Source: an optimization exercise on an open RTL-to-GDS flow (aim: a short achievable clock period and few clock cycles). Production flows keep margins and buffers that such runs may drop. The RTL was checked by simulation tests, not by an equivalence proof against the original design. No activity file was given, so power comes from the tool's default toggle rates.

===== flow/run.sh =====
#!/bin/bash
# synth_recipe.tcl (not shown) runs the flow's synth.tcl, then flattens the netlist and writes it again
# the make line also repeats each setting of config.mk as NAME=value (left out here)
make -C /OpenROAD-flow-scripts/flow DESIGN_CONFIG=/design/flow/config.mk WORK_HOME=/design/flow/orfs CLKGATE_MAP_FILE= SYNTH_SCRIPT=/design/flow/synth_recipe.tcl finish

===== flow/config.mk =====
export PLATFORM = sky130hd
export DESIGN_NAME = MFE
export DESIGN_NICKNAME = MFE
export VERILOG_FILES = /design/flow/design.v
export SDC_FILE = /design/flow/constraint.sdc
export NUM_CORES = 4
export LEC_CHECK = 0
export CAP_MARGIN = 20
export CORE_MARGIN = 2
export CORE_UTILIZATION = 40
export SLEW_MARGIN = 20

===== flow/constraint.sdc =====
create_clock -name core_clock -period 10.0 [get_ports {clk}]
set_input_delay 2.0000 -clock core_clock [delete_from_list [all_inputs] [get_ports {clk}]]
set_output_delay 2.0000 -clock core_clock [all_outputs]
set_load 0.01 [all_outputs]

===== flow/design.v =====
`timescale 1ns/10ps
module MFE(clk,reset,busy,ready,iaddr,idata,data_rd,data_wr,addr,wen);
	input						clk;
	input						reset;
	input						ready;
	output	reg		[13:0]		iaddr;
	input			[7:0]		idata;
	output	reg		[13:0]		addr;
	output	reg		[7:0]		data_wr;
	input			[7:0]		data_rd;
	output	reg					wen;
	output	reg					busy;
	reg 	[3:0]		current_state, next_state;
	reg 	[3:0]		counter;
	reg		[13:0]		counter_addr;
	reg 	[7:0]		buffer	[8:0];
	wire 	[13:0]		addr_	[8:0];
	assign addr_[0] = counter_addr - 13'd129;
	assign addr_[1] = counter_addr - 13'd128;
	assign addr_[2] = counter_addr - 13'd127;
	assign addr_[3] = counter_addr - 13'd1;
	assign addr_[4]	= counter_addr;
	assign addr_[5] = counter_addr + 13'd1;
	assign addr_[6] = counter_addr + 13'd127;
	assign addr_[7] = counter_addr + 13'd128;
	assign addr_[8] = counter_addr + 13'd129;
	parameter	[1:0]	START	= 2'd0,
						LOAD	= 2'd1,
						STORE	= 2'd2,
						END		= 2'd3
	;
	always @ (posedge clk or posedge reset) begin
		if(reset) begin
			current_state <= START;
			counter <= 4'd0;
			counter_addr <= 14'd0;
			buffer[0] <= 8'hff;
			buffer[1] <= 8'hff;
			buffer[2] <= 8'hff;
			buffer[3] <= 8'hff;
			buffer[4] <= 8'hff;
			buffer[5] <= 8'hff;
			buffer[6] <= 8'hff;
			buffer[7] <= 8'hff;
			buffer[8] <= 8'hff;
			iaddr <= 0;
			addr <= 14'd0;
			data_wr <= 8'd0;
			wen <= 1'b0;
			busy <= 1'b0;
		end
		else begin
			current_state <= next_state;
			case(current_state)
				START: begin
					busy <= (ready) ? 1'b1 : busy;
					iaddr <= addr_[counter];
					addr <= (ready) ? addr : addr + 13'd1;
					counter <= counter + 4'd1;
					buffer[0] <= 8'hff;
					buffer[1] <= 8'hff;
					buffer[2] <= 8'hff;
					buffer[3] <= 8'hff;
					buffer[4] <= 8'hff;
					buffer[5] <= 8'hff;
					buffer[6] <= 8'hff;
					buffer[7] <= 8'hff;
					buffer[8] <= 8'hff;
					wen <= 1'b0;
				end
				LOAD: begin
					iaddr <= (counter < 4'd9) ? addr_[counter] : addr_[8];
					counter <= (counter == 4'd9) ? 4'd0 : counter + 4'd1;
					if(	((counter == 4'd1 || counter == 4'd2 || counter == 4'd3) && (counter_addr[13:7] == 7'b0000000)) || 
						((counter == 4'd7 || counter == 4'd8 || counter == 4'd9) && (counter_addr[13:7] == 7'b1111111)) || 
						((counter == 4'd1 || counter == 4'd4 || counter == 4'd7) && (counter_addr[6:0] == 7'b0000000)) || 
						((counter == 4'd3 || counter == 4'd6 || counter == 4'd9) && (counter_addr[6:0] == 7'b1111111))) begin
						buffer[0] <= 14'd0;
						buffer[1] <= buffer[0];
						buffer[2] <= buffer[1];
						buffer[3] <= buffer[2];
						buffer[4] <= buffer[3];
						buffer[5] <= buffer[4];
						buffer[6] <= buffer[5];
						buffer[7] <= buffer[6];
						buffer[8] <= buffer[7];
					end
					else begin
						if(idata <= buffer[0]) begin
							buffer[0] <= idata;
							buffer[1] <= buffer[0];
							buffer[2] <= buffer[1];
							buffer[3] <= buffer[2];
							buffer[4] <= buffer[3];
							buffer[5] <= buffer[4];
							buffer[6] <= buffer[5];
							buffer[7] <= buffer[6];
							buffer[8] <= buffer[7];
						end
						if(idata >= buffer[0] && idata <= buffer[1]) begin
							buffer[0] <= buffer[0];
							buffer[1] <= idata;
							buffer[2] <= buffer[1];
							buffer[3] <= buffer[2];
							buffer[4] <= buffer[3];
							buffer[5] <= buffer[4];
							buffer[6] <= buffer[5];
							buffer[7] <= buffer[6];
							buffer[8] <= buffer[7];
						end
						if(idata >= buffer[1] && idata <= buffer[2]) begin
							buffer[0] <= buffer[0];
							buffer[1] <= buffer[1];
							buffer[2] <= idata;
							buffer[3] <= buffer[2];
							buffer[4] <= buffer[3];
							buffer[5] <= buffer[4];
							buffer[6] <= buffer[5];
							buffer[7] <= buffer[6];
							buffer[8] <= buffer[7];
						end
						if(idata >= buffer[2] && idata <= buffer[3]) begin
							buffer[0] <= buffer[0];
							buffer[1] <= buffer[1];
							buffer[2] <= buffer[2];
							buffer[3] <= idata;
							buffer[4] <= buffer[3];
							buffer[5] <= buffer[4];
							buffer[6] <= buffer[5];
							buffer[7] <= buffer[6];
							buffer[8] <= buffer[7];
						end
						if(idata >= buffer[3] && idata <= buffer[4]) begin
							buffer[0] <= buffer[0];
							buffer[1] <= buffer[1];
							buffer[2] <= buffer[2];
							buffer[3] <= buffer[3];
							buffer[4] <= idata;
							buffer[5] <= buffer[4];
							buffer[6] <= buffer[5];
							buffer[7] <= buffer[6];
							buffer[8] <= buffer[7];
						end
						if(idata >= buffer[4] && idata <= buffer[5]) begin
							buffer[0] <= buffer[0];
							buffer[1] <= buffer[1];
							buffer[2] <= buffer[2];
							buffer[3] <= buffer[3];
							buffer[4] <= buffer[4];
							buffer[5] <= idata;
							buffer[6] <= buffer[5];
							buffer[7] <= buffer[6];
							buffer[8] <= buffer[7];
						end
						if(idata >= buffer[5] && idata <= buffer[6]) begin
							buffer[0] <= buffer[0];
							buffer[1] <= buffer[1];
							buffer[2] <= buffer[2];
							buffer[3] <= buffer[3];
							buffer[4] <= buffer[4];
							buffer[5] <= buffer[5];
							buffer[6] <= idata;
							buffer[7] <= buffer[6];
							buffer[8] <= buffer[7];
						end
						if(idata >= buffer[6] && idata <= buffer[7]) begin
							buffer[0] <= buffer[0];
							buffer[1] <= buffer[1];
							buffer[2] <= buffer[2];
							buffer[3] <= buffer[3];
							buffer[4] <= buffer[4];
							buffer[5] <= buffer[5];
							buffer[6] <= buffer[6];
							buffer[7] <= idata;
							buffer[8] <= buffer[7];
						end
						if(idata >= buffer[7] && idata <= buffer[8]) begin
							buffer[0] <= buffer[0];
							buffer[1] <= buffer[1];
							buffer[2] <= buffer[2];
							buffer[3] <= buffer[3];
							buffer[4] <= buffer[4];
							buffer[5] <= buffer[5];
							buffer[6] <= buffer[6];
							buffer[7] <= buffer[7];
							buffer[8] <= idata;
						end
					end
				end
				STORE: begin
					counter_addr <= counter_addr +14'd1;
					data_wr <= buffer[4];
					wen <= 1'b1;
				end
				END: begin
					busy <= 1'b0;
				end
			endcase
		end
	end
	always @ (*) begin
		case(current_state)
			START: begin
				next_state = LOAD;
			end
			LOAD: begin
				next_state = (counter == 4'd9) ? STORE : LOAD;
			end
			STORE: begin
				next_state = (addr == 14'd16383) ? END : START;
			end
			END: begin
				next_state = START;
			end
			default: begin
				next_state = START;
			end
		endcase
	end
endmodule

### Static IR drop

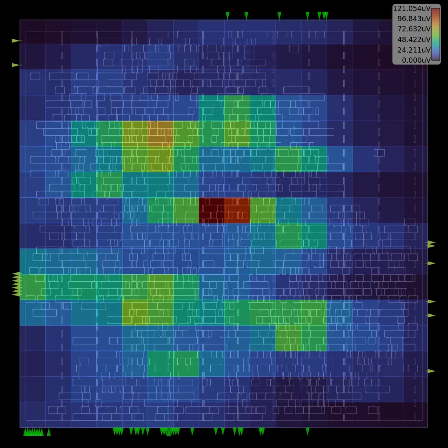
Int Pwr: 1040 uW
Power Total: 1470 uW
NetSw: 431 uW
Power Density: 133 mW/mm2

### Placement by cell class

Drawn at 3 px/um.
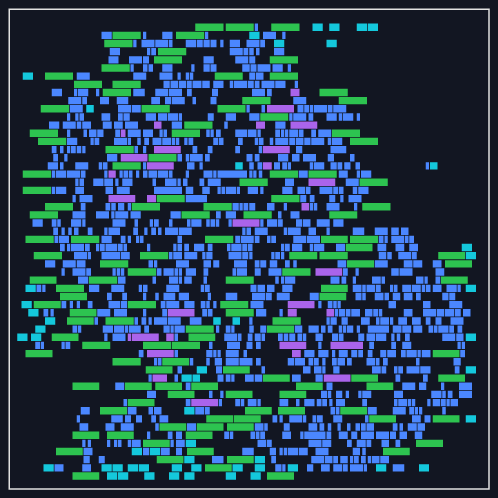
Cyan is remaining buffers and delay cells, cells 54. Blue is remaining logic cells, cells 907. Green is sequential cells, cells 130. Purple is clock drivers and dummy loads, cells 32.
Final Core Density: 46.7%
fraction of area in registers: 30.3%
Final Instance Area: 0.0110 mm2

==> impl_metrics.ini <==
[run_status]
outcome = finished clean

[logic_synthesis]
syn_inst = 1074
synthArstFlopShare_pct = 100
netlist.area_leader.share_pct = 19.6
synth.area.mux_share_pct = 8.26
syn_area_per_cell_um2 = 9.00
synth_fa_ha_area_share_pct = 13.2
synth_cell_type_count = 78
synth_warnings = 2
synth_nets = 1194
synth-seq-area-share_pct = 34.6
synth_top_family_by_area = compound AO/OA/AOI/OAI gates
synth-compound-area-share_pct = 19.1
synth_area_leaders = dfstp_2 20%, dfrtp_1 15%, ha_1 13%
ys_ff_latch = 130
yosys.cell_count.top_type = a21oi_1
yosys-top-cells-count = 100 x a21oi_1, 99 x ha_1, 97 x nor2_1
synth.largest_area_cell = dfstp_2
synth-simple-area-share_pct = 15.4
netlist_area_mm2 = 0.00966
synth_xor_xnor_area_share_pct = 4.35
synthFlopType = dfstp_2
synth_edf_count = 0

[clock_network]
cts_tree = yes
clock_sinks = 130
clkTransAtPathRegs_ps = 60
hold_buffers = 0
cts_resized = 0
htree_levels = 4
cts_setup_buffers = 0
clk_path_buf_depth = 2
root_buffer = clkbuf_16
clk-insertion-delay-late_ps = 430
cts_made_buffers = 17

[setup_path]
path_delay_family = compound AO/OA/AOI/OAI gates
path_class = primary input to register
cp.depth = 10
worstPathRequired_ps = 10350
rr_worst_depth = 11
critPathBufInv = 1
cp-end-kind = register
timing.rr.end = buffer[4][0]
critPathLaunch = idata[5]
rr_startpoint = counter[1]
crit_path_top_delay_cell = clkdlybuf4s50_1
max_stage_delay_ps = 850
crit_path_cell_trace = clkdlybuf4s50_1 -> ha_1 -> a21oi_1 -> o21ai_0 -> nand2_1 -> o211a_1 -> or3_4 -> or2_4 -> o41ai_4 -> mux2_4
endpoint = buffer[0][0]
crit_fanout = 11
rrSetupSlack_ps = 5940
start_kind = primary input
worstPathArrival_ps = 5940

[flow_run]
drv_cap = 0

[placed_design]
dpl_cell_area_mm2 = 0.0104
place_congestion = 0.851
pre_cts_slack_ps = 4040
io_buffer_count = 48
dp_hpwl_um = 18600
dp_cells = 1410

[power_and_ir_drop]
power_leader = the clock network
pg_comb_uw = 275
ir_drop_mv = 0.0971
p_seq_uw = 583
powerClk_uw = 610
power_switching_share_pct = 29.4
power_frac_comb_pct = 18.7
seq_power_share_pct = 39.7
power_frac_clock_pct = 41.5
leakage_uw = 0.00511

[global_route]
grt_pass1_vias = 7970
use_met1_pct = 29.7
grt_busiest_layer = met2
grt_usage_pct = 21.1
grt_pass1_wl_um = 42900
antenna_found_initial = 0
met2_usage_pct = 34.2
grt.met3_usage_pct = 3.05
overflow = 0
grt_max_degree = 72

[routing]
drt-total-wl_um = 26200
vias = 7988
highest_layer = met4
drt_first_pass_iters = 5
wl_met2_um = 12200
drtAntennaViolNets = 0
drc = 0
drt_iter0_markers = 651
wl_per_cell_um = 18.2
wirelength_met1_um = 12700
wl_met3_um = 958
viasPerCell = 5.54

[timing]
min_period_ps = 5590
finalHoldViolations = 0
tightestPinTransition_ps = 1120
setup_violations = 0
holdWs_ps = 472
slew_headroom_pct = 25.2
fin_ws_ps = 4410
post-route-period-util_pct = 55.9
skew_ps = 12.6
finalSetupTns_ps = 0
max_freq_mhz = 179
rsz0062_at_grt = false
drv_slew = 0

[layout]
signal_buffers = 54
multi_input_area_share_pct = 53.0
largest_class = multi-input combinational cells
mostFrequentLayoutCells = 100 x a21oi_1, 99 x ha_1, 97 x nor2_1, 89 x inv_1, 88 x nand2_1
clock_area_share_pct = 5.16
multi_input_area_mm2 = 0.00584
final_cells = 1442
design.seq.count = 130
drive_gt1_share_pct = 12.2
num_antenna_cells = 0
clock_buffers = 19
inverters = 90
final-nonclk-buf-share_pct = 4.77
largest_reg_flops = 72
register_area_mm2 = 0.00334
multi_input_cells = 817
fin_nets = 1230
fill_cells = 2280
top_register = buffer
final_common_cell = a21oi_1
syn_to_final_growth_pct = 14.0

[floorplanning]
die_h_um = 159
fp.coreArea_mm2 = 0.0236
rows = 56
dieWidth_um = 159
ioPinCount = 57
initial_core_util_pct = 40.9
dieArea_mm2 = 0.0254
num_tap_cells = 319

[hold_path]
hp-class = register to register
hold_start = buffer[8][0]
holdPathStages = 2
min_to = buffer[8][0]
Testbench counts, summed over its fixed seeds: cycles 2,883,600.

==> separate check: timing with driven ports <==
How much do the figures lean on ideal ports? The routed layout below was timed once more, with nothing changed but the port constraints.
Step 1: set_driving_cell puts a clkbuf_16 on clk and a buf_2 on each other input, an assumption about the parent block.
Step 2, shift: input delay + t, output delay - t, t = (earliest + latest rising clock arrival at the registers) / 2. This alone moves slack from input paths to output paths.
a / b / c = ideal / step 1 / step 2; a / b = the first two.
shift t [ns]: 0.475
setup WS [ns]: 4.406 / 4.430 / 3.956
clock arrival spread, ns: 0.013 / 0.013
worst register clock-pin slew, ns: 0.07 / 0.07
worst slew at a driven data input, ns: 0.04
After both steps this run still meets setup and hold. For this run, drivers alone change the setup slack by +0.024 ns; drivers and shift together by -0.450 ns.
